This is an optimization exercise on Yosys and OpenROAD, whose aim is small area, a short achievable clock period and few clock cycles, not a production implementation.
In this exercise RTL edits were held to simulation tests only and were not proved equivalent to the original.
The series may have gaps, and a smaller design here may also do less where the tests do not look.
No activity file was given, so power comes from the tool's default toggle rates.

==> flow/design.v <==
module adder(
    input wire [380:0] A,
    input wire [380:0] B,
    input wire clk,
    input wire reset,
    input wire start,
    output wire [380:0] S,
    output wire carry,
    output wire done
);
    reg [381:0] sum_q;
    reg done_q;
    always @(posedge clk) begin
        if (reset) done_q <= 1'b0;
        else if (start) done_q <= 1'b1;
    end
    always @(posedge clk) begin
        if (start) sum_q <= {1'b0, A} + {1'b0, B};
    end
    assign S = sum_q[380:0];
    assign carry = sum_q[381];
    assign done = done_q;
endmodule
==> flow/run.sh <==
#!/bin/bash
# synth_recipe.tcl (not shown) runs the flow's synth.tcl, then flattens the netlist and writes it again
# the make line also repeats each setting of config.mk as NAME=value (left out here)
make -C /OpenROAD-flow-scripts/flow DESIGN_CONFIG=/design/flow/config.mk WORK_HOME=/design/flow/orfs CLKGATE_MAP_FILE= SYNTH_SCRIPT=/design/flow/synth_recipe.tcl finish
==> flow/config.mk <==
export PLATFORM = sky130hd
export DESIGN_NAME = adder
export DESIGN_NICKNAME = adder
export VERILOG_FILES = /design/flow/design.v
export SDC_FILE = /design/flow/constraint.sdc
export NUM_CORES = 4
export LEC_CHECK = 0
export CAP_MARGIN = 20
export CORE_AREA = 10 10 410 410
export DIE_AREA = 0 0 420 420
export SLEW_MARGIN = 20
==> flow/constraint.sdc <==
create_clock -name core_clock -period 5.0 [get_ports {clk}]
set_input_delay 1.0000 -clock core_clock [delete_from_list [all_inputs] [get_ports {clk}]]
set_output_delay 1.0000 -clock core_clock [all_outputs]
set_load 0.01 [all_outputs]
Run 1, power grid:
Drawn at 1 px/µm. Pins as bars on the die edge. Tap cells in gray.
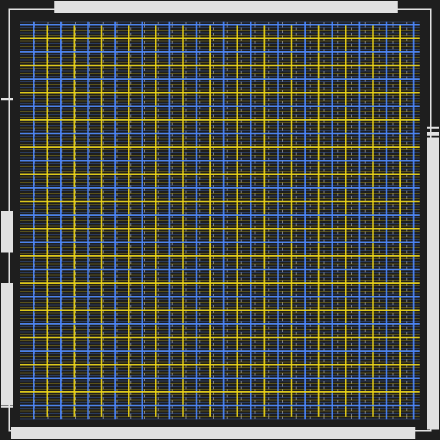
legend:
  yellow:
    net: VDD
  blue:
    net: VSS
met1 rails: 147
signal pins: 1,148
maximum resistive drop on vdd: 0.000268 V
Die Y: 420 µm
core box area: 159,000 µm²

Run 1, cells colored by class:
Drawn at 1.5 px/µm.
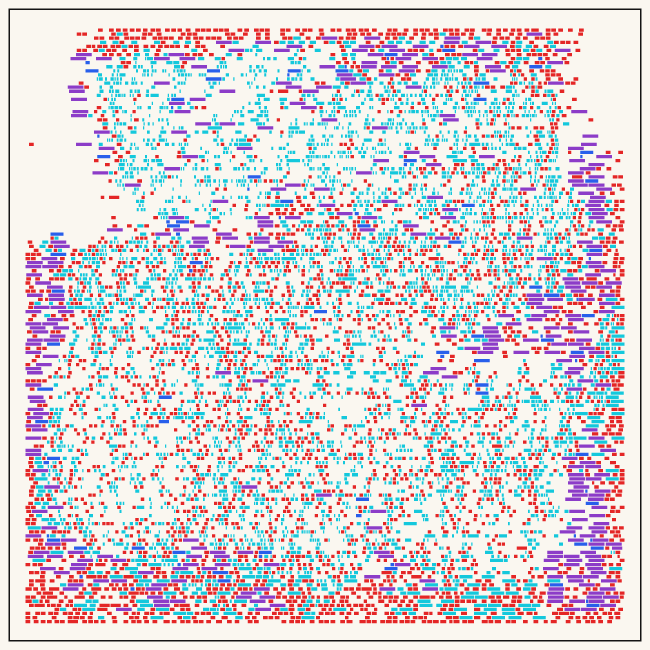
legend:
  red:
    class: other buffers and delay cells
    cells: 3,434
  blue:
    class: clock drivers and dummy loads
    cells: 93
  purple:
    class: flops
    cells: 383
  cyan:
    class: combinational and other logic
    cells: 4,705
final core area utilization: 48.5%
share of cell area taken by flip-flops and latches: 14.9%

Run 1, clock network drawn from the DEF:
Drawn at 1.5 px/µm.
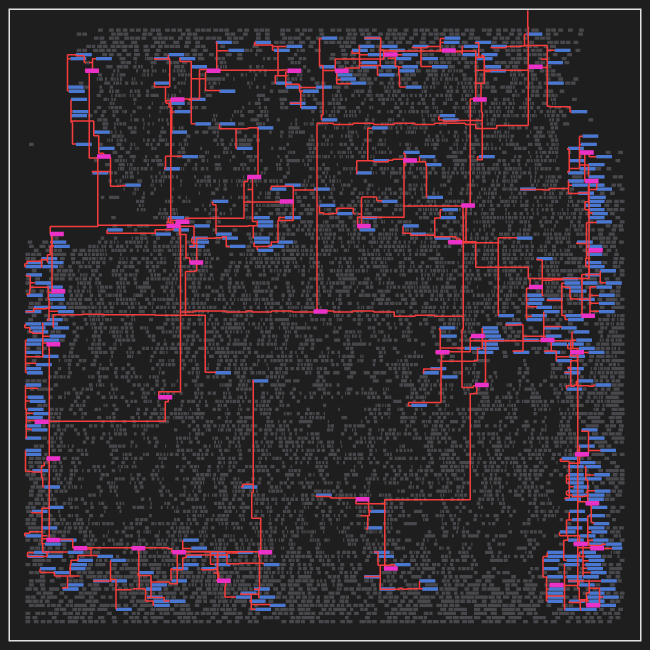
legend:
  red:
    item: clock wires
    length: 7,790 µm
  magenta:
    item: clock drivers
    count: 50
  blue:
    item: flip-flops
    count: 383
routed clock nets: 51
flops lie: widely spread
final setup skew: 0 ns
power in the clock group: 3.99 mW
latest clock arrival within the worst-skew pair: 0.66 ns
part of the total power dissipated in the clock network: 20.7%

Run 1, metal layers overlaid:
Drawn at 1.5 px/µm.
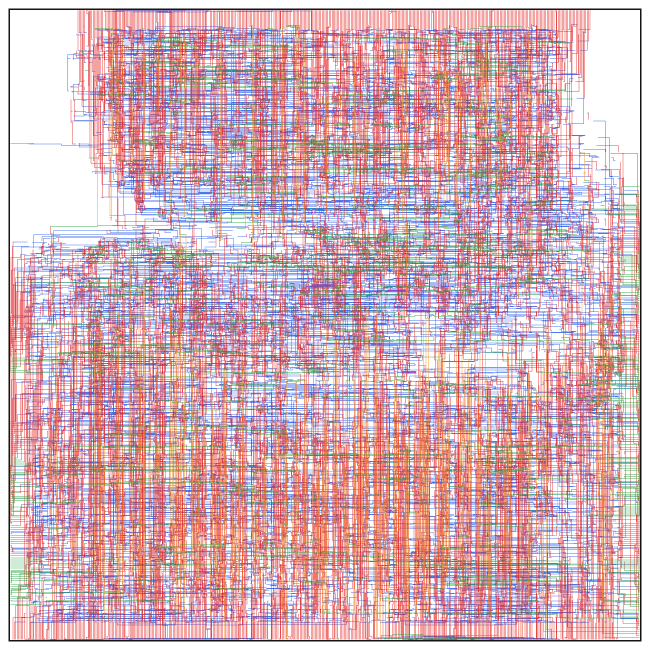
legend:
  green:
    layer: metal 3
    wire_length: 24.3 mm
  red:
    layer: metal 2
    wire_length: 157 mm
  purple:
    layer: metal 5
    wire_length: 51.5 µm
  orange:
    layer: metal 4
    wire_length: 30.3 mm
  blue:
    layer: metal 1
    wire_length: 133 mm
Total GRT Usage: 36.7%
vias post-DR: 58,020
overall routed net length: 344,000 µm
wire length per cell: 32.1 µm

==> impl_table.tex, run 1 <==
\begin{tabular}{lr}
\hline
Metric & Value \\
\hline
\multicolumn{2}{l}{\textbf{STA}} \\
Final period utilization & 101\% \\
Slew @ Worst Pin & 0.879 ns \\
Crit path setup slack, layout & -0.0670 ns \\
Max Clock Freq & 0.197 GHz \\
Total of endpoints with negative setup slack in the final report & 4 \\
Pins over their slew limit & 0 \\
\multicolumn{2}{l}{\textbf{Routing}} \\
Iteration count of the initial detailed-routing pass & 6 \\
Remaining number of nets flagged by the antenna check after routing & 0 \\
Detailed-route DRC error count & 0 \\
\multicolumn{2}{l}{\textbf{Yosys}} \\
Synthesized area & 41,200 µm² \\
Synth area leaders & sky130\_fd\_sc\_hd\_\_edfxtp\_1, sky130\_fd\_sc\_hd\_\_ha\_1, sky130\_fd\_sc\_hd\_\_a21oi\_1 \\
Xor/xnor cell area share of the yosys netlist & 8.01\% \\
Compound-cell area share of the yosys netlist & 28.8\% \\
Predominant post-synthesis flop cell & sky130\_fd\_sc\_hd\_\_edfxtp\_1 \\
Area share of fa/ha/maj cells after synthesis & 11.6\% \\
Part of the Yosys area used for sequential elements & 27.9\% \\
Commonest cells in the netlist & sky130\_fd\_sc\_hd\_\_a21oi\_1, sky130\_fd\_sc\_hd\_\_nand2\_1, sky130\_fd\_sc\_hd\_\_nor2\_1 \\
Average instance area after synthesis & 7.75 µm² \\
Synth Net Count & 6,464 \\
Yosys cell types & 92 \\
Count of flip-flops with a built-in enable after synthesis & 382 \\
Number of instances in the synthesized netlist & 5,317 \\
Number of warnings printed during yosys synthesis & 1 \\
\multicolumn{2}{l}{\textbf{Clock tree}} \\
Clk slew on worst S/H paths & 0.06 ns \\
\# hold bufs at CTS & 0 \\
Inserted Clock Buffers & 50 \\
\# clock sinks & 383 \\
Root Driver & sky130\_fd\_sc\_hd\_\_clkbuf\_16 \\
Htree depth & 2 \\
\multicolumn{2}{l}{\textbf{Global routing}} \\
GRT busiest layer & met2 \\
Initial antenna violation count & 80 \\
Met3 usage in global routing & 5.80\% \\
Global-route met1 utilization & 43.8\% \\
Global-route wire length before repair & 456,000 µm \\
\multicolumn{2}{l}{\textbf{Run status}} \\
Blocking Checks & setup timing \\
Run status & failed layout checks \\
\multicolumn{2}{l}{\textbf{Setup path}} \\
Worst endpoint data arrival time & 5.49 ns \\
Top fanout value on the critical path & 5 \\
Kind of start point of the critical path & input pin \\
\multicolumn{2}{l}{\textbf{Place}} \\
Detailed-placement wirelength estimate & 307,000 µm \\
Area post-placement & 71,500 µm² \\
\multicolumn{2}{l}{\textbf{Floorplanning}} \\
Overall die area & 176,000 µm² \\
Die width & 420 µm \\
\multicolumn{2}{l}{\textbf{Run}} \\
MaxCap Viol Count & 0 \\
\multicolumn{2}{l}{\textbf{Power and ir drop}} \\
Leakage & 32.3 nW \\
\multicolumn{2}{l}{\textbf{Final layout}} \\
Signed area change from the synthesized netlist to the final layout & 86.8\% \\
Final net count & 9,721 \\
\hline
\end{tabular}
Testbench counts for the RTL of run 1, summed over its fixed seeds: cycles 200.
-- run 1: cell usage in the layout (no fill, tap or decap), drive strengths merged, types with 13 or more instances in the layout --
cell / instances
buf: 2288
a211oi: 26
o21ai: 524
clkdlybuf4s50: 1037
nand4: 253
o41ai: 15
o211ai: 20
nand2b: 13
clkbuf: 71
nor3: 110
o21a: 51
or3: 21
dlygate4sd2: 23
nor2: 534
nor4: 53
a31oi: 42
clkinv: 15
dlymetal6s2s: 72
ha: 381
and3: 15
edfxtp: 382
a221oi: 22
and2: 13
o221ai: 17
a21oi: 821
xor2: 148
diode: 51
xnor2: 229
nand2: 641
a21o: 133
o21bai: 146
o31ai: 46
inv: 151
and4: 24
or2: 27
a21boi: 37
nand3: 72
nor2b: 21
-- run 1: worst paths after layout --
kind / startpoint / endpoint / cells past startpoint
setup / recovery: B[126] / sum_q[363] / 23
hold / removal: done_q / done_q / 2
setup reg to reg: done_q / done_q / 2
hold reg to reg: done_q / done_q / 2
-- run 1: worst max-delay path, cell delays in order --
cell and delay, ns:
sky130_fd_sc_hd__clkdlybuf4s50_1 0.43, sky130_fd_sc_hd__ha_1 0.35, sky130_fd_sc_hd__buf_4 0.16, sky130_fd_sc_hd__nand4_1 0.14, sky130_fd_sc_hd__nor4_1 0.33, sky130_fd_sc_hd__buf_4 0.19
sky130_fd_sc_hd__nand4_1 0.12, sky130_fd_sc_hd__buf_4 0.17, sky130_fd_sc_hd__a2bb2oi_1 0.13, sky130_fd_sc_hd__a22oi_2 0.38, sky130_fd_sc_hd__buf_4 0.23, sky130_fd_sc_hd__o311ai_2 0.10
sky130_fd_sc_hd__nand2_1 0.16, sky130_fd_sc_hd__a21oi_2 0.08, sky130_fd_sc_hd__buf_4 0.17, sky130_fd_sc_hd__o21ai_4 0.19, sky130_fd_sc_hd__a31o_2 0.20, sky130_fd_sc_hd__a31oi_1 0.10
sky130_fd_sc_hd__buf_4 0.18, sky130_fd_sc_hd__o21ai_4 0.19, sky130_fd_sc_hd__a31oi_2 0.14, sky130_fd_sc_hd__xnor2_2 0.18, sky130_fd_sc_hd__buf_12 0.14
-- run 1: power by group --
| part | leakage, nW | switching [mW] | internal (mW) |
|---|---|---|---|
| Combinational | 27.7 | 5.69 | 4.97 |
| Sequential | 3.75 | 0.342 | 4.29 |
| Clock | 0.813 | 1.74 | 2.25 |
-- run 1: per-layer routing --
| metal | share of wire, % | up-vias |
|---|---|---|
| met5 | 0.015 | - |
| met4 | 8.8 | 10 |
| met3 | 7.0 | 758 |
| met2 | 45 | 2894 |
| met1 | 39 | 27896 |
| li1 | - | 26462 |
-- run 1: sequential cells by signal, indices dropped and copies added (netlist names) --
signal,count
done_q,1
sum_q,382
-- run 1: layout make-up --
cell class,count,area [µm²],area share [%]
Clock inverter,36,420,0.546
Inverter,146,548,0.712
Tap cell,2072,2590,3.37
Multi-Input combinational cell,4559,31400,40.7
Antenna cell,51,128,0.166
Timing Repair Buffer,3434,29200,37.9
Sequential cell,383,11500,14.9
Clock buffer,57,1300,1.69
-- run 1: what timing repair did --
item / 4_1_cts / 5_1_grt
resized for setup: 307 / 477
setup endpoints to repair: 149 / 96
buffers inserted: 23 / 44
pin swaps: 88 / 153
-- run 1: metrics by stage --
step / worst slack, ns / hold slack, ns / setup TNS, ns
3_3_place_gp: -1.50 / 0.466 / -200.92
6_report: -0.0670 / 0.485 / -0.160
2_1_floorplan: 0.0142 / 0.503 / 0
3_5_place_dp: -1.59 / 0.471 / -201.08
5_1_grt: -0.115 / 0.508 / -0.358
4_1_cts: -0.00508 / 0.484 / -0.00563
-- run 1: kinds of logic (layout without fill, tap and decap cells) --
logic type | count (synthesis) | in the layout
compound gates | 1986 | 1986
xor+xnor | 377 | 377
fa+ha+maj | 382 | 382
buf+inv | 375 | 3673
flops | 383 | 383
other cells | 0 | 51
simple gates | 1814 | 1814
==> run 2: too many edits to list; what changed since run 1 <==
flow/design.v: 23 -> 1900 lines; modules unchanged: 0
  adder: edited, 23 -> 1900 lines
--- a/flow/config.mk
+++ b/flow/config.mk
@@ -6,4 +6,5 @@
 export NUM_CORES = 4
 export LEC_CHECK = 0
+export ABC_AREA = 1
 export CAP_MARGIN = 20
 export CORE_AREA = 10 10 410 410
Run 2, power grid:
Drawn at 1 px/µm. Pins as bars on the die edge. Tap cells in gray.
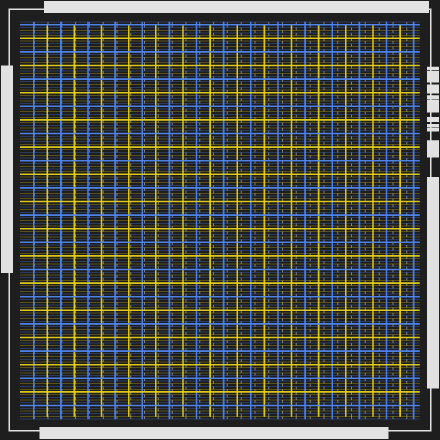
legend:
  yellow:
    net: VDD
  blue:
    net: VSS
met4 straps: 29
met5 straps: 29
met1 rails: 147
signal pins: 1,148
rows: 146
die width: 420 µm
maximum resistive drop on vdd: 0.000222 V

Run 2, cells colored by class:
Drawn at 1.5 px/µm.
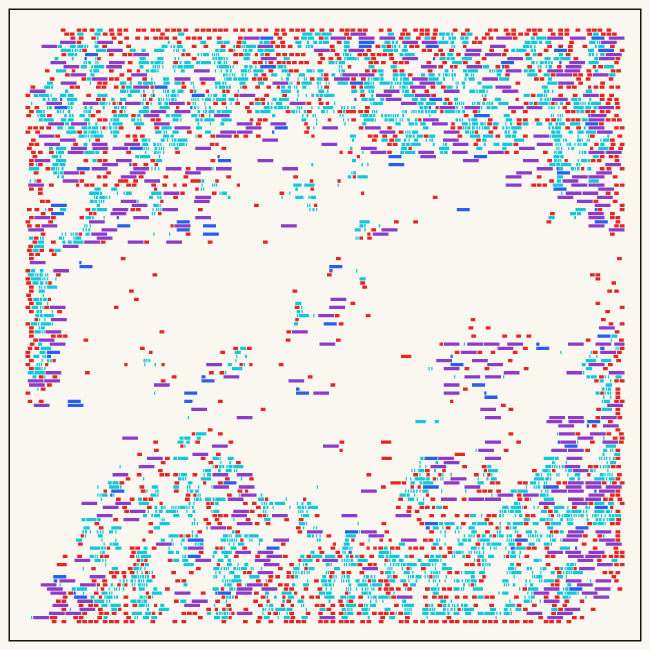
legend:
  red:
    class: other buffers and delay cells
    cells: 1,364
  purple:
    class: flops
    cells: 383
  cyan:
    class: combinational and other logic
    cells: 2,271
  blue:
    class: clock drivers and dummy loads
    cells: 106
number of standard-cell rows in the floorplan: 146
share of cell area taken by flip-flops and latches: 24.7%
final core area utilization: 29.4%

Run 2, CTS result over the die:
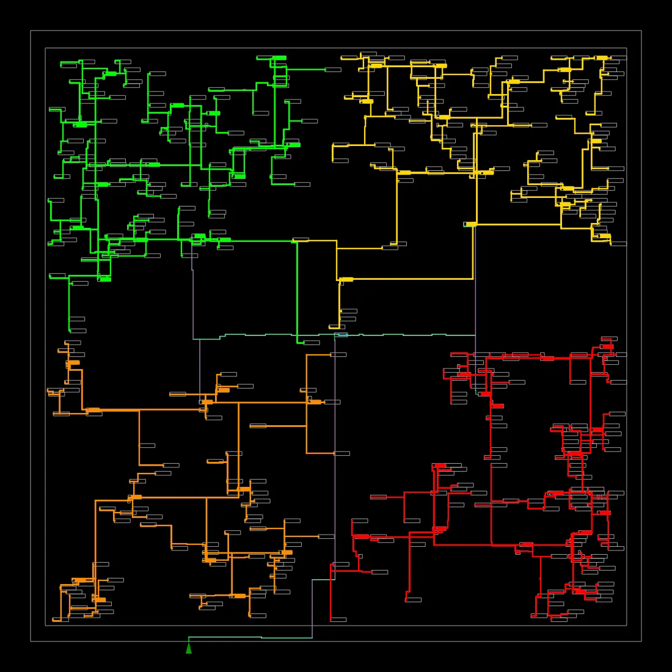
Inserted Clock Buffers: 57
# clock sinks: 383

==> run 2 against run 1 <==
Compared with the run above: largest power group unchanged; maximum frequency grew 8.9%; combinational power shrank 52%; synthesized cell count shrank 50%; clock power grew about 10%; the run now finishes clean; flip-flop and latch count is the same; hold slack lost 0.017 ns; first-iteration DRC count shrank 68%.
==> impl_table.tex, run 2 <==
\begin{tabular}{lr}
\hline
Metric & Value \\
\hline
\multicolumn{2}{l}{\textbf{Yosys}} \\
Predominant post-synthesis flop cell & sky130\_fd\_sc\_hd\_\_edfxtp\_1 \\
Synthesized area & 28,700 µm² (-30\%) \\
Yosys cell types & 50 (-46\%) \\
Count of flip-flops with a built-in enable after synthesis & 382 (unchanged) \\
Average instance area after synthesis & 10.8 µm² (+40\%) \\
Part of the Yosys area used for sequential elements & 40.0\% (+12 points) \\
Synth Net Count & 3,989 (-38\%) \\
\multicolumn{2}{l}{\textbf{Final layout}} \\
Largest regs & sum\_q: 382 flops, done\_q: 1 flops \\
Top register by number of flip-flops & sum\_q \\
Number of standard cells in the layout, taps in and fillers out & 6,230 \\
Signed area change from the synthesized netlist to the final layout & 62.1\% \\
Top library cells by usage in the layout, fill and taps aside & sky130\_fd\_sc\_hd\_\_clkdlybuf4s50\_1, sky130\_fd\_sc\_hd\_\_nand2\_1, sky130\_fd\_sc\_hd\_\_inv\_1 \\
Final net count & 5,412 (-44\%) \\
Flip-flop count of the largest register, all copies and words added & 382 (unchanged) \\
\multicolumn{2}{l}{\textbf{Clock tree}} \\
Root Driver & sky130\_fd\_sc\_hd\_\_clkbuf\_16 \\
Post-CTS sizing & 0 (-100\%) \\
Post-CTS Repair Setup Buffers & 0 (-100\%) \\
Htree depth & 2 (unchanged) \\
\multicolumn{2}{l}{\textbf{Routing}} \\
Iteration count of the initial detailed-routing pass & 6 (unchanged) \\
Wire length per cell & 28.8 µm (-10\%) \\
Remaining number of nets flagged by the antenna check after routing & 0 (unchanged) \\
Detailed-route DRC error count & 0 (unchanged) \\
Overall routed net length & 180,000 µm (-48\%) \\
Vias post-DR & 25,842 (-55\%) \\
\multicolumn{2}{l}{\textbf{STA}} \\
Final setup skew & 0 ns (unchanged) \\
Max Clock Freq & 0.215 GHz (+8.9\%) \\
Final period utilization & 93.1\% (-8.3 points) \\
Pins over their slew limit & 0 (unchanged) \\
Crit path setup slack, layout & 0.346 ns (+0.413 ns) \\
Total of endpoints with negative setup slack in the final report & 0 (-4) \\
Slew @ Worst Pin & 0.729 ns (-0.151 ns) \\
\multicolumn{2}{l}{\textbf{Setup path}} \\
Top fanout value on the critical path & 7 (+2) \\
Kind of start point of the critical path & input pin \\
Worst endpoint data arrival time & 5.06 ns (-0.43 ns) \\
\multicolumn{2}{l}{\textbf{Floorplanning}} \\
Core box area & 159,000 µm² (unchanged) \\
Overall die area & 176,000 µm² (unchanged) \\
\multicolumn{2}{l}{\textbf{Run status}} \\
Run status & finished clean \\
\multicolumn{2}{l}{\textbf{Run}} \\
MaxCap Viol Count & 0 (unchanged) \\
\multicolumn{2}{l}{\textbf{Global routing}} \\
Initial antenna violation count & 72 (-10\%) \\
Global-route wire length before repair & 232,000 µm (-49\%) \\
Total GRT Usage & 19.3\% (-17 points) \\
\multicolumn{2}{l}{\textbf{Place}} \\
Detailed-placement wirelength estimate & 161,000 µm (-47\%) \\
\hline
\end{tabular}
Testbench counts for the RTL of run 2, summed over its fixed seeds: cycles 200.
-- run 2: cell count changes after synthesis, moves of 120 or more --
| cell | previous run | this run |
|---|---|---|
| sky130_fd_sc_hd__a21oi_1 | 820 | 149 |
| sky130_fd_sc_hd__clkbuf_1 | 215 | 0 |
| sky130_fd_sc_hd__fa_1 | 1 | 191 |
| sky130_fd_sc_hd__inv_1 | 146 | 428 |
| sky130_fd_sc_hd__nand2_1 | 641 | 456 |
| sky130_fd_sc_hd__nand4_1 | 250 | 40 |
| sky130_fd_sc_hd__nor2_1 | 534 | 91 |
| sky130_fd_sc_hd__o21ai_0 | 507 | 18 |
| sky130_fd_sc_hd__o21bai_1 | 146 | 26 |
| sky130_fd_sc_hd__xnor2_1 | 229 | 79 |
-- run 2: final timing paths --
| check | startpoint | to | slack [ns] | cells after the start |
|---|---|---|---|---|
| setup / recovery | B[75] | sum_q[175] | 0.35 | 25 |
| hold / removal | done_q | done_q | 0.47 | 2 |
| setup reg to reg | done_q | done_q | 4.46 | 2 |
| hold reg to reg | done_q | done_q | 0.47 | 2 |
-- run 2: where the power goes --
group | internal [mW] | switching [mW]
Clock | 2.63 | 1.76
Sequential | 4.28 | 0.315
Combinational | 2.48 | 2.65
Total | 9.39 | 4.73
-- run 2: metal layers --
layer / vias to the layer above / share of wire, % / GRT usage [%] / routed length (µm)
li1: 11880 / - / - / -
met1: 12665 / 40 / 23.1 / 71400
met2: 1065 / 48 / 32.4 / 86800
met3: 218 / 8.7 / 6.42 / 15600
met4: 14 / 3.1 / 6.52 / 5650
met5: - / 0.057 / 0 / 102
-- run 2: cells by family after synthesis --
family	Yosys count	share of synthesized area [%]
and+or+nand+nor	750	11.8
buffers and inverters	437	5.71
AOI/OAI and AO/OA	325	7.00
DFF	383	40.0
adders and majority gates	570	29.8
xor gates and xnor gates	189	5.76
-- run 2: worst max-delay path, stage by stage --
cell	delay [ns]
sky130_fd_sc_hd__clkdlybuf4s50_1	0.61
sky130_fd_sc_hd__ha_1	0.30
sky130_fd_sc_hd__buf_4	0.15
sky130_fd_sc_hd__a21oi_1	0.17
sky130_fd_sc_hd__nand2_1	0.11
sky130_fd_sc_hd__a21oi_1	0.15
sky130_fd_sc_hd__buf_4	0.12
sky130_fd_sc_hd__nand2_1	0.06
sky130_fd_sc_hd__nand2_1	0.08
sky130_fd_sc_hd__nand2_1	0.06
sky130_fd_sc_hd__a21oi_1	0.15
sky130_fd_sc_hd__buf_4	0.14
sky130_fd_sc_hd__nand2_4	0.14
sky130_fd_sc_hd__nand2_1	0.10
sky130_fd_sc_hd__nand3_1	0.06
sky130_fd_sc_hd__buf_4	0.18
sky130_fd_sc_hd__buf_4	0.12
sky130_fd_sc_hd__inv_1	0.20
sky130_fd_sc_hd__o21bai_1	0.11
sky130_fd_sc_hd__inv_1	0.13
sky130_fd_sc_hd__nor2_1	0.06
sky130_fd_sc_hd__nor2_1	0.17
sky130_fd_sc_hd__o21bai_1	0.11
sky130_fd_sc_hd__fa_1	0.38
sky130_fd_sc_hd__xor2_1	0.17
-- run 2: cell type report --
cell class	instances	area, µm²
Clock inverter	40	480
Inverter	437	1640
Multi-Input combinational cell	1834	15600
Tap cell	2072	2590
Clock buffer	66	1480
Antenna cell	34	85.1
Fill cell	16411	112000
Timing Repair Buffer	1364	13200
Sequential cell	383	11500
--- run 3 (diff from run 2) ---
==> flow/flow/run.sh (new file) <==
#!/bin/bash
# Own flow: the standard layout (standard synthesis included), with every
# input and output port buffered by a plain buf_1 instead of the delay buffer
# buffer_ports picks by default. make's full output goes to flow_make.log.
set -euo pipefail
bash standard.sh "BUFFER_PORTS_ARGS=-buffer_cell sky130_fd_sc_hd__buf_1" finish > flow_make.log 2>&1
==> flow/standard.sh (new file) <==
#!/bin/bash
# synth_recipe.tcl (not shown) runs the flow's synth.tcl, then flattens the netlist and writes it again
# the make line also repeats each setting of config.mk as NAME=value (left out here)
make -C /OpenROAD-flow-scripts/flow DESIGN_CONFIG=/design/flow/config.mk WORK_HOME=/design/flow/orfs CLKGATE_MAP_FILE= SYNTH_SCRIPT=/design/flow/synth_recipe.tcl "${@:-finish}"
removed: flow/run.sh
Run 3, placed standard cells:
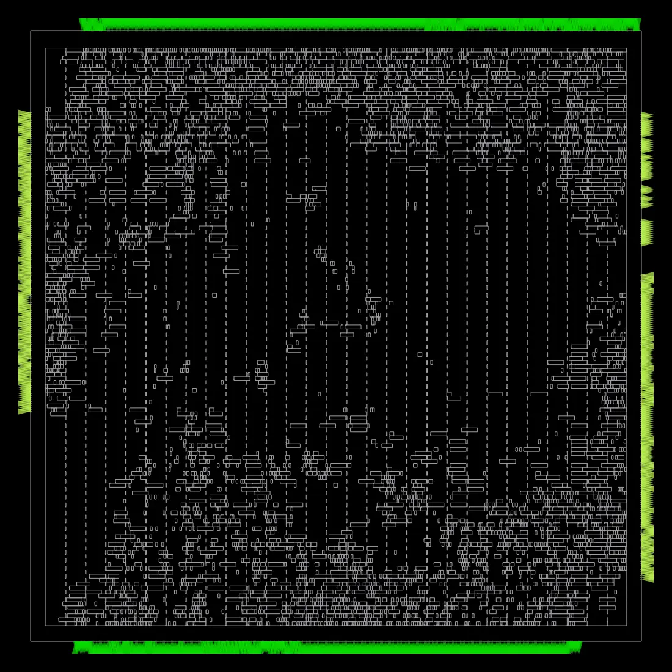
number of sequential storage elements: 383
final core area utilization: 24.3%
number of well taps: 2,072
count of filler cells inserted in the layout: 17,321
number of standard cells in the layout, taps in and fillers out: 6,108

Run 3, metal layers overlaid:
Drawn at 1.5 px/µm.
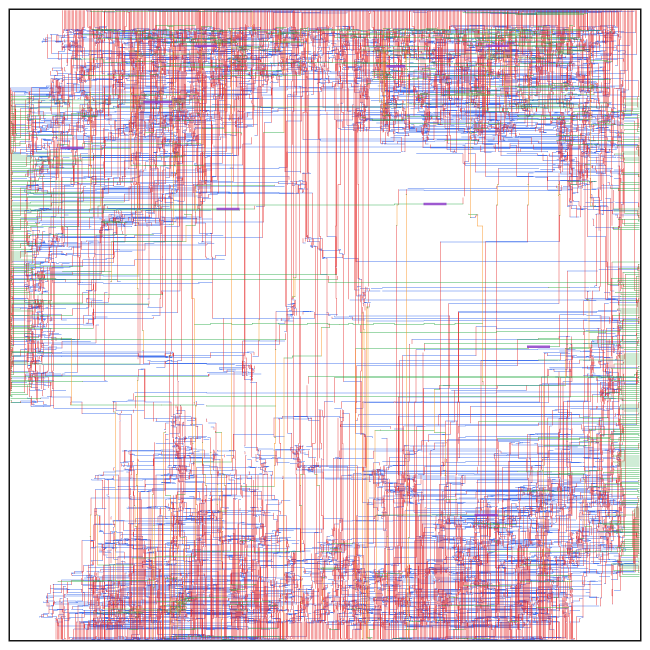
legend:
  blue:
    layer: metal 1
    wire_length: 71.8 mm
  green:
    layer: metal 3
    wire_length: 15,300 µm
  red:
    layer: metal 2
    wire_length: 85.9 mm
  purple:
    layer: metal 5
    wire_length: 125 µm
  orange:
    layer: metal 4
    wire_length: 5,560 µm
wire length per cell: 29.3 µm
overall routed net length: 179,000 µm
Total GRT Usage: 19.2%
vias post-DR: 25,743

Run 3, clock network drawn from the DEF:
Drawn at 1.5 px/µm.
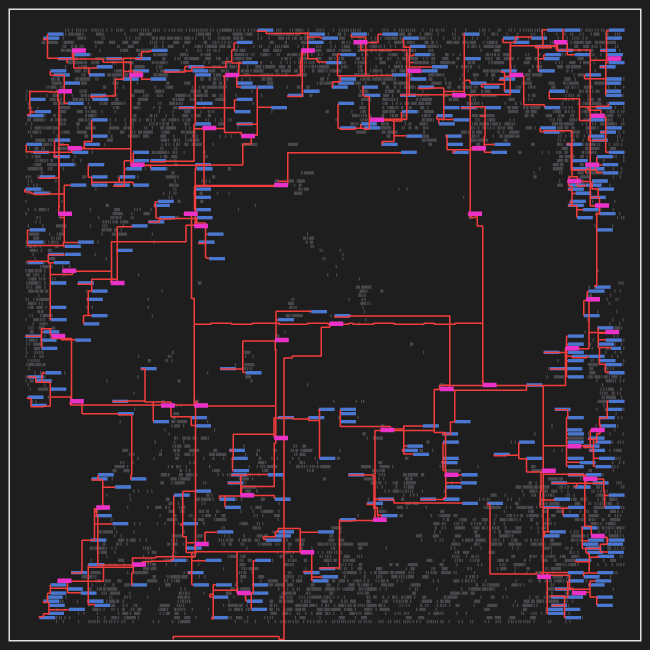
legend:
  blue:
    item: flip-flops
    count: 383
  red:
    item: clock wires
    length: 8,900 µm
  magenta:
    item: clock drivers
    count: 57
flops lie: widely spread
part of the total power dissipated in the clock network: 33.7%
power in the clock group: 4.40 mW
latest clock arrival within the worst-skew pair: 0.65 ns

==> run 3 against run 2 <==
Compared with the run above: still clean; first-iteration DRC count decreased by 2.7%; flip-flop and latch count is the same; critical path depth down 7; maximum frequency is 6.9% higher; critical endpoint is now sum_q[170].
==> impl_table.tex, run 3 <==
\begin{tabular}{lr}
\hline
Metric & Value \\
\hline
\multicolumn{2}{l}{\textbf{Power and ir drop}} \\
Sw frac & 36.9\% (+3.3 points) \\
Maximum resistive drop on vdd & 0.000247 V (+11\%) \\
Comb pwr share & 30.9\% (-5.5 points) \\
Switching power summed over all nets & 4.82 mW (+1.8\%) \\
Cell-internal power & 8.25 mW (-12\%) \\
Proportion of power drawn by flip-flops and latches & 35.4\% (+2.9 points) \\
\multicolumn{2}{l}{\textbf{Routing}} \\
Detailed-route DRC error count & 0 (unchanged) \\
Iteration count of the initial detailed-routing pass & 5 (-1) \\
\multicolumn{2}{l}{\textbf{Clock tree}} \\
Inserted Clock Buffers & 57 (unchanged) \\
Root Driver & sky130\_fd\_sc\_hd\_\_clkbuf\_16 \\
Htree depth & 2 (unchanged) \\
\# clock sinks & 383 (unchanged) \\
Post-CTS Repair Setup Buffers & 0 (unchanged) \\
Post-CTS sizing & 0 (unchanged) \\
\multicolumn{2}{l}{\textbf{Yosys}} \\
Synthesized area & 28,700 µm² (unchanged) \\
Number of warnings printed during yosys synthesis & 1 \\
Predominant post-synthesis flop cell & sky130\_fd\_sc\_hd\_\_edfxtp\_1 \\
Synth Net Count & 3,989 (unchanged) \\
Count of flip-flops with a built-in enable after synthesis & 382 (unchanged) \\
Part of the Yosys area used for sequential elements & 40.0\% (unchanged) \\
\multicolumn{2}{l}{\textbf{STA}} \\
Slew @ Worst Pin & 0.934 ns (+0.205 ns) \\
Total of endpoints with negative setup slack in the final report & 0 (unchanged) \\
Max Clock Freq & 0.230 GHz (+6.9\%) \\
Final setup skew & 0 ns (unchanged) \\
Final period utilization & 87.1\% (-6.0 points) \\
Pins over their slew limit & 0 (unchanged) \\
\multicolumn{2}{l}{\textbf{Floorplanning}} \\
Die width & 420 µm (unchanged) \\
Number of standard-cell rows in the floorplan & 146 (unchanged) \\
Overall die area & 176,000 µm² (unchanged) \\
\multicolumn{2}{l}{\textbf{Setup path}} \\
Capture instance of the worst register-to-register path & done\_q \\
Top fanout value on the critical path & 5 (-2) \\
Critical path endpoint category & register \\
Worst endpoint data arrival time & 4.74 ns (-0.32 ns) \\
Endpoint of the worst setup timing path & sum\_q[170] \\
Kind of start point of the critical path & input pin \\
Beginning of the worst register-to-register path & done\_q \\
Setup slack, reg-to-reg & 4.44 ns (-0.02 ns) \\
Critical path origin & B[95] \\
Worst Reg2Reg Path Length in Cells & 2 (unchanged) \\
\multicolumn{2}{l}{\textbf{Final layout}} \\
Largest regs & sum\_q: 382 flops, done\_q: 1 flops \\
Signed area change from the synthesized netlist to the final layout & 34.0\% \\
Top library cells by usage in the layout, fill and taps aside & sky130\_fd\_sc\_hd\_\_buf\_1, sky130\_fd\_sc\_hd\_\_nand2\_1, sky130\_fd\_sc\_hd\_\_inv\_1 \\
Final net count & 5,298 (-2.1\%) \\
Flip-flop count of the largest register, all copies and words added & 382 (unchanged) \\
\multicolumn{2}{l}{\textbf{Run status}} \\
Run status & finished clean \\
\multicolumn{2}{l}{\textbf{Place}} \\
Detailed-placement wirelength estimate & 161,000 µm (about the same) \\
\multicolumn{2}{l}{\textbf{Global routing}} \\
Met3 usage in global routing & 5.66\% (-0.76 points) \\
GRT busiest layer & met2 \\
Global-route met1 utilization & 23.4\% (+0.35 points) \\
Initial antenna violation count & 76 (+5.6\%) \\
Global-route wire length before repair & 230,000 µm (-0.89\%) \\
Met2 demand-to-capacity share in global routing & 32.3\% (-0.069 points) \\
\hline
\end{tabular}
[run 3: cell types whose count changed in the layout (fill, tap and decap cells not counted), moves of 3 or more]
cell                              delta
sky130_fd_sc_hd__clkinv_4            -3
sky130_fd_sc_hd__inv_6               +4
sky130_fd_sc_hd__diode_2             -8
sky130_fd_sc_hd__buf_4             -112
sky130_fd_sc_hd__clkinv_2            +6
sky130_fd_sc_hd__buf_1            +1146
sky130_fd_sc_hd__clkbuf_1            -6
sky130_fd_sc_hd__clkdlybuf4s50_1  -1146
[run 3: cell families after synthesis]
group / synth area share [%]
AOI/OAI and AO/OA: 7.00
xor gates and xnor gates: 5.76
adders and majority gates: 29.8
buffers and inverters: 5.71
DFF: 40.0
and+or+nand+nor: 11.8
[run 3: power by group through the flow]
stage / logic (mW) / registers (mW) / clock network [mW]
global route: 4.44 / 4.67 / 4.66
floorplan: 1.48 / 4.76 / 0
global placement: 4.09 / 4.70 / 0
finish: 4.04 / 4.63 / 4.40
CTS: 4.12 / 4.64 / 4.56
detailed placement: 4.10 / 4.70 / 0
[run 3: per-layer routing]
layer	vias to the layer above	part of all wire, %
li1	11636	-
met1	12719	40
met2	1131	48
met3	239	8.6
met4	18	3.1
met5	-	0.070
[run 3: area by class of cell]
cell class                 count  area, µm²  share of cell area [%]
sequential                   383      11500                    29.8
inverter                     437       1640                    4.26
timing repair buffer        1250       5170                    13.4
clock inverter                47        522                    1.35
tap                         2072       2590                    6.73
clock buffer                  59       1430                    3.72
antenna                       26       65.1                   0.169
multi-input combinational   1834      15600                    40.5
[run 3: worst min-delay path by stage]
stage | startpoint | slack (ns) | cells past startpoint | to
5_1_grt | reset | 0.48 | 2 | done_q
3_5_place_dp | done_q | 0.47 | 2 | done_q
3_3_place_gp | done_q | 0.45 | 2 | done_q
4_1_cts | reset | 0.45 | 2 | done_q
2_1_floorplan | done_q | 0.50 | 2 | done_q
6_report | done_q | 0.47 | 2 | done_q
[run 3: per-stage QoR]
stage	hold slack (ns)	area, µm²	worst slack, ns	instances	util [%]
6_report	0.474	38500	0.645	6108	24.3
5_1_grt	0.477	38500	0.393	6101	24.3
4_1_cts	0.445	38500	0.552	6082	24.2
3_5_place_dp	0.467	36500	-0.155	5976	23.0
3_3_place_gp	0.453	36500	-0.212	5976	23.0
2_1_floorplan	0.503	28700	1.07	2654	-
[run 3: critical path, stage by stage]
cell,delay [ns]
sky130_fd_sc_hd__buf_1,0.14
sky130_fd_sc_hd__ha_1,0.36
sky130_fd_sc_hd__nand2_1,0.08
sky130_fd_sc_hd__nor2_1,0.15
sky130_fd_sc_hd__nand2_1,0.13
sky130_fd_sc_hd__nor2_2,0.24
sky130_fd_sc_hd__and3b_2,0.23
sky130_fd_sc_hd__and2_4,0.15
sky130_fd_sc_hd__nand2_4,0.05
sky130_fd_sc_hd__nand2_4,0.14
sky130_fd_sc_hd__nand2_1,0.08
sky130_fd_sc_hd__nand3_1,0.11
sky130_fd_sc_hd__buf_12,0.13
sky130_fd_sc_hd__inv_1,0.07
sky130_fd_sc_hd__o21bai_1,0.63
sky130_fd_sc_hd__a31oi_1,0.22
sky130_fd_sc_hd__fa_1,0.72
sky130_fd_sc_hd__inv_1,0.08
--- run 4: outline of the changes from run 3 ---
flow/design.v: 1900 -> 2172 lines; modules unchanged: 0
  adder: edited, 1900 -> 2172 lines
==> flow/flow/run.sh (replaced) <==
#!/bin/bash
# Own flow: the standard layout through standard.sh, with two changes:
#  - ADDER_MAP_FILE is left empty, so synthesis does not pull half and full
#    adder cells out of the carry network before ABC maps it (the registers
#    and their names are those of the standard synthesis);
#  - every input and output port is buffered by a plain buf_1 instead of the
#    delay buffer buffer_ports picks by default.
# make's full output goes to flow_make.log; ORFS keeps each step's log too.
set -euo pipefail
bash standard.sh ADDER_MAP_FILE= "BUFFER_PORTS_ARGS=-buffer_cell sky130_fd_sc_hd__buf_1" finish > flow_make.log 2>&1
--- a/flow/config.mk
+++ b/flow/config.mk
@@ -10,3 +10,4 @@
 export CORE_AREA = 10 10 410 410
 export DIE_AREA = 0 0 420 420
+export SETUP_SLACK_MARGIN = 1.0
 export SLEW_MARGIN = 20
Run 4, metal layers overlaid:
Drawn at 1.5 px/µm.
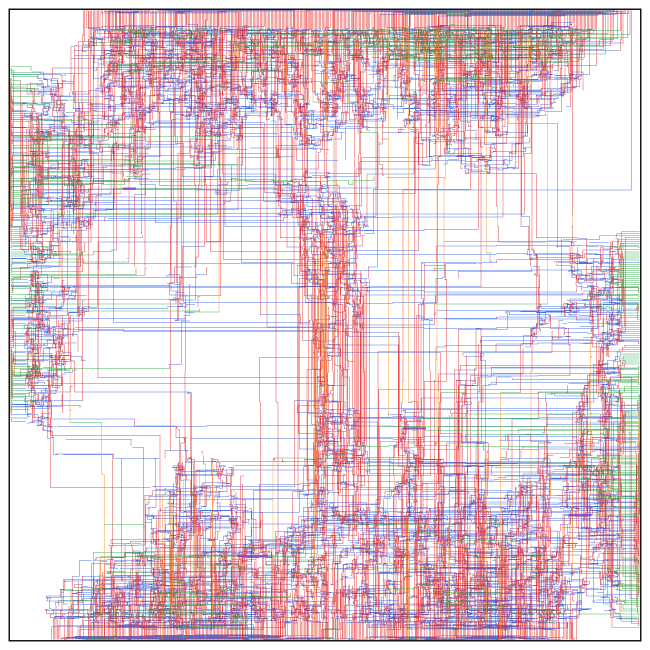
legend:
  orange:
    layer: metal 4
    wire_length: 6,450 µm
  blue:
    layer: metal 1
    wire_length: 73.2 mm
  green:
    layer: metal 3
    wire_length: 16,900 µm
  purple:
    layer: metal 5
    wire_length: 53.4 µm
  red:
    layer: metal 2
    wire_length: 90.0 mm
wire length per cell: 23.6 µm
vias post-DR: 33,413
Total GRT Usage: 19.9%
overall routed net length: 187,000 µm

Run 4, clock network drawn from the DEF:
Drawn at 1.5 px/µm.
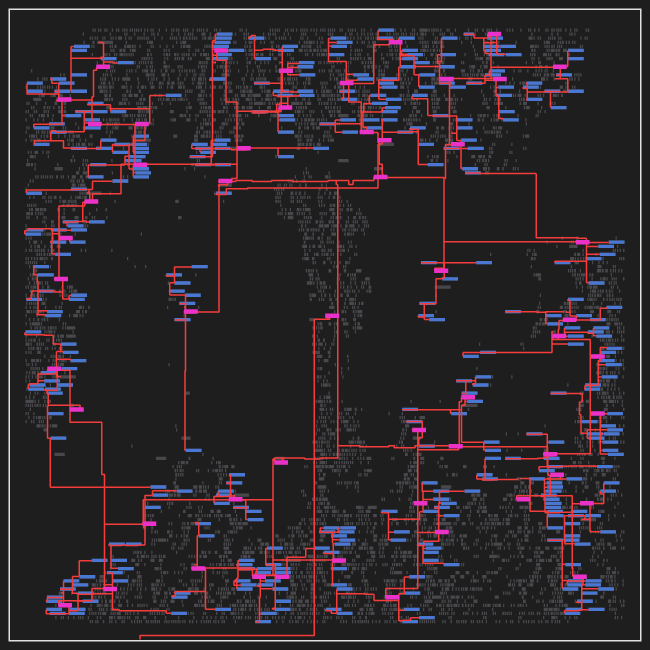
legend:
  blue:
    item: flip-flops
    count: 383
  magenta:
    item: clock drivers
    count: 53
  red:
    item: clock wires
    length: 8,120 µm
routed clock nets: 54
flops lie: widely spread
latest clock arrival within the worst-skew pair: 0.64 ns
power in the clock group: 4.32 mW
part of the total power dissipated in the clock network: 33.8%

Run 4, CTS result over the die:
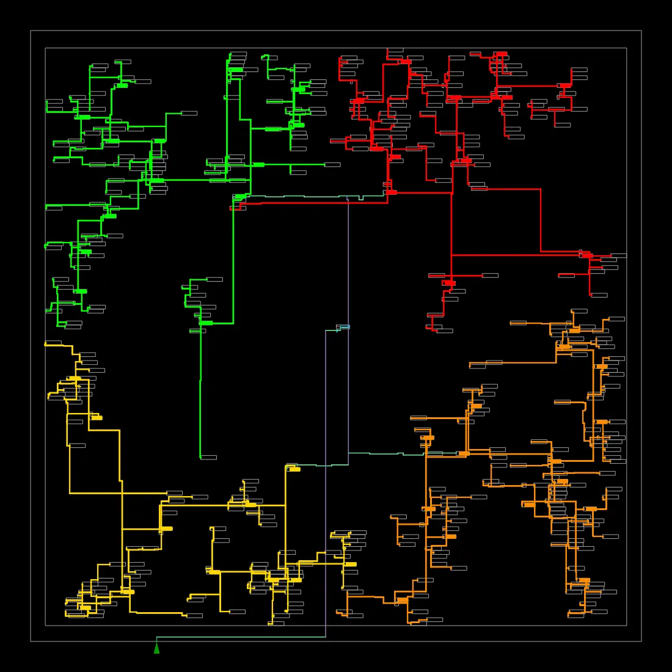
Root Driver: sky130_fd_sc_hd__clkbuf_16
Inserted Clock Buffers: 53
htree depth: 2

==> run 4 against run 3 <==
Compared with the run above: still clean on timing, DRC and antenna; clock power down 2%; non-clock buffer count is 75 lower; first-iteration DRC count grew 31%; clock-buffer cell count up 1; hold slack improved by 0.0036 ns; total power decreased by 2.0%; routed wire length increased by 4.4%; flip-flop and latch count did not move; critical path type unchanged; critical endpoint is now sum_q[223].
==> impl_table.tex, run 4 <==
\begin{tabular}{lr}
\hline
Metric & Value \\
\hline
\multicolumn{2}{l}{\textbf{Yosys}} \\
Number of warnings printed during yosys synthesis & 1 (unchanged) \\
Compound-cell area share of the yosys netlist & 7.34\% (+0.34 points) \\
Part of the Yosys area used for sequential elements & 36.2\% (-3.8 points) \\
Largest family of logic cells by synthesized area & simple AND/OR/NAND/NOR gates \\
Xor/xnor cell area share of the yosys netlist & 12.7\% (+6.9 points) \\
Synthesized area & 31,700 µm² (+10\%) \\
Mux contribution to synthesized area & 0\% (unchanged) \\
Area fraction in and, or, nand and nor cells after synthesis & 34.7\% (+23 points) \\
Count of flip-flops with a built-in enable after synthesis & 382 (unchanged) \\
\multicolumn{2}{l}{\textbf{Routing}} \\
Met3 Wirelength & 16,900 µm (+10\%) \\
Iteration count of the initial detailed-routing pass & 8 (+3) \\
Detailed-route DRC error count & 0 (unchanged) \\
Met2 Routed Length & 90,000 µm (+4.8\%) \\
Top layer reached by signal wires & met5 \\
Routed length on met1 & 73,200 µm (+2.0\%) \\
\multicolumn{2}{l}{\textbf{Setup path}} \\
Top fanout value on the critical path & 5 (unchanged) \\
Crit-path most repeated cell & sky130\_fd\_sc\_hd\_\_nand2\_1 \\
Critical path endpoint category & register \\
Worst endpoint data arrival time & 4.23 ns (-0.51 ns) \\
Family of cells with the greatest summed delay on the critical path & simple AND/OR/NAND/NOR gates \\
Setup slack, reg-to-reg & 4.45 ns (about the same) \\
Maximum single-stage delay on the critical path & 0.46 ns (-0.26 ns) \\
Cell with the largest stage delay on the worst path & sky130\_fd\_sc\_hd\_\_nor3\_2 \\
\multicolumn{2}{l}{\textbf{Place}} \\
DP Cell Count & 7,788 (+30\%) \\
Detailed-placement wirelength estimate & 168,000 µm (+3.9\%) \\
\multicolumn{2}{l}{\textbf{STA}} \\
Pins over their slew limit & 0 (unchanged) \\
Final setup skew & 0 ns (unchanged) \\
Final period utilization & 76.2\% (-11 points) \\
Worst slack on hold paths & 0.478 ns (+0.00356 ns) \\
Max Clock Freq & 0.262 GHz (+14\%) \\
Total of endpoints with negative setup slack in the final report & 0 (unchanged) \\
\multicolumn{2}{l}{\textbf{Final layout}} \\
Final net count & 6,536 (+23\%) \\
Flip-flop count of the largest register, all copies and words added & 382 (unchanged) \\
Largest regs & sum\_q: 382 flops, done\_q: 1 flops \\
\multicolumn{2}{l}{\textbf{Global routing}} \\
Global-route wire length before repair & 245,000 µm (+6.6\%) \\
\multicolumn{2}{l}{\textbf{Clock tree}} \\
Post-CTS Repair Setup Buffers & 0 (unchanged) \\
\multicolumn{2}{l}{\textbf{Power and ir drop}} \\
Maximum resistive drop on vdd & 0.000246 V (-0.33\%) \\
\multicolumn{2}{l}{\textbf{Run status}} \\
Run status & finished clean \\
\multicolumn{2}{l}{\textbf{Floorplanning}} \\
Number of standard-cell rows in the floorplan & 146 (unchanged) \\
Die width & 420 µm (unchanged) \\
\hline
\end{tabular}
Testbench counts for the RTL of run 4, summed over its fixed seeds: cycles 200.
==> run 4: cell types whose count changed in the layout (fill, tap and decap cells not counted), sizes merged, moves of 40 or more <==
cell and change:
nor2 +663, buf -75, fa -191, nand2 +1105, inv +325, a31oi -40, xor2 +190, o21ai +59
ha -379, xnor2 +68, a21oi +53
==> run 4: cells by family after synthesis <==
group,Yosys count
buf+inv,771
xor+xnor,447
flops,383
compound gates,398
simple gates,2542
==> run 4: metrics by stage <==
stage          setup slack, ns  power (mW)  utilization, %  cell area, µm²
2_1_floorplan             1.98        6.44               -           31700
3_3_place_gp             0.477        8.55            24.5           38900
3_5_place_dp             0.519        8.56            24.5           38900
4_1_cts                   1.21        13.0            25.7           40800
5_1_grt                   1.04        13.5            25.8           40900
6_report                  1.19        12.8            25.8           40900
==> run 4: area by class of cell <==
cell class | instances | area (µm²)
fillers | 17673 | 118000
flip-flops and latches | 383 | 11500
clock inverters | 39 | 559
well taps | 2072 | 2590
repair buffers | 1175 | 4580
diodes | 16 | 40.0
clock buffers | 60 | 1370
multi-input cells | 3387 | 17400
inverters | 771 | 2900
==> run 4: worst reg2reg max path, cell delays in order, from the launching register on <==
cell,delay (ns)
sky130_fd_sc_hd__dfxtp_1,0.31
sky130_fd_sc_hd__nor2_1,0.10
sky130_fd_sc_hd__nor2_1,0.04
==> run 4: metal layers <==
metal	GRT usage [%]	up-vias
li1	-	16397
met1	23.0	15468
met2	34.4	1281
met3	6.43	259
met4	6.45	8
met5	0	-
==> run 4: power by group <==
group / switching [mW] / internal, mW
Combinational: 2.86 / 1.16
Sequential: 0.253 / 4.21
Clock: 1.72 / 2.61
==> run 4: path summary, 6_finish.rpt <==
kind	startpoint	to	cells past startpoint
worst max register to register	done_q	done_q	2
worst min-delay path	done_q	done_q	2
worst max-delay path	A[171]	sum_q[223]	18
worst min register to register	done_q	done_q	2
==> run 4: timing repair <==
| action | 4_1_cts | 5_1_grt |
|---|---|---|
| endpoints found under the hold margin | 0 | 0 |
| endpoints found under the setup margin | 0 | 1 |
| gates resized for setup | 0 | 1 |

==> notes/layouts.md <==
Pictures saved along the way, in no particular order.

Placed standard cells.
image #1
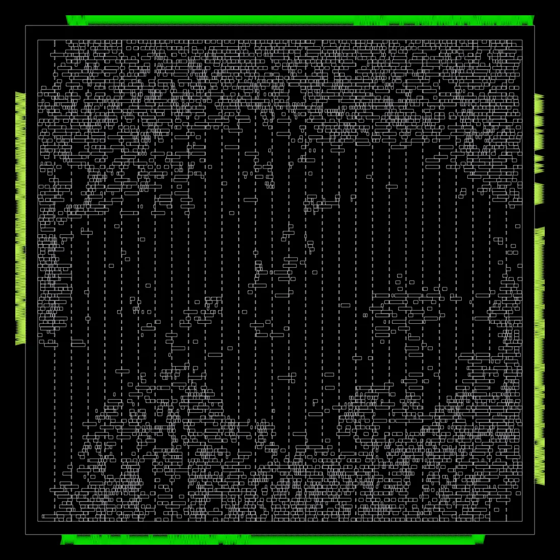
image #2
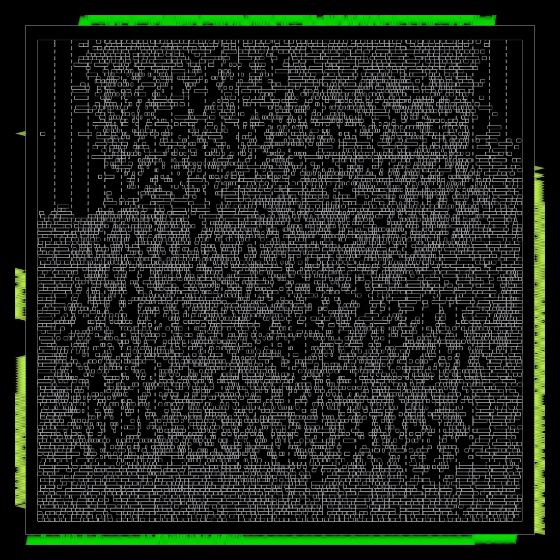
| from | picture |
|---|---|
| run 1 | image #2 |
| run 2 | image #1 |

-- afterwards: timing with drivers on the ports --
The flow's constraints put no driver on any port. The routed layouts listed below were extracted and timed again, unchanged, in two steps. Step 1, drivers: a clkbuf_16 drives clk and a buf_2 each remaining input, both assumed. Step 2, shift: input delay + t, output delay - t, t = (earliest + latest rising clock arrival at the registers) / 2. This alone moves slack from input paths to output paths. a / b / c = ideal ports / drivers / drivers and shift; a / b = the first two.
run | shift t [ns] | setup WS [ns] | hold WS [ns] | worst data-port slew with drivers (ns) | cell pins on the clock port's net
run 1 | 0.752 | -0.067 / -0.093 / -0.845 | 0.485 / 0.485 / 0.485 | 0.35 | 1
run 2 | 0.710 | 0.346 / 0.382 / -0.328 | 0.468 / 0.468 / 0.468 | 0.28 | 1
run 3 | 0.722 | 0.645 / 0.663 / -0.059 | 0.474 / 0.466 / 0.474 | 0.32 | 1
run 4 | 0.738 | 1.189 / 1.237 / 0.499 | 0.478 / 0.465 / 0.478 | 0.24 | 1
Met with ideal ports but missed after step 2: setup timing in run 2 and run 3. For run 1, which loses most, drivers alone change the setup slack by -0.026 ns; drivers and shift together by -0.778 ns.
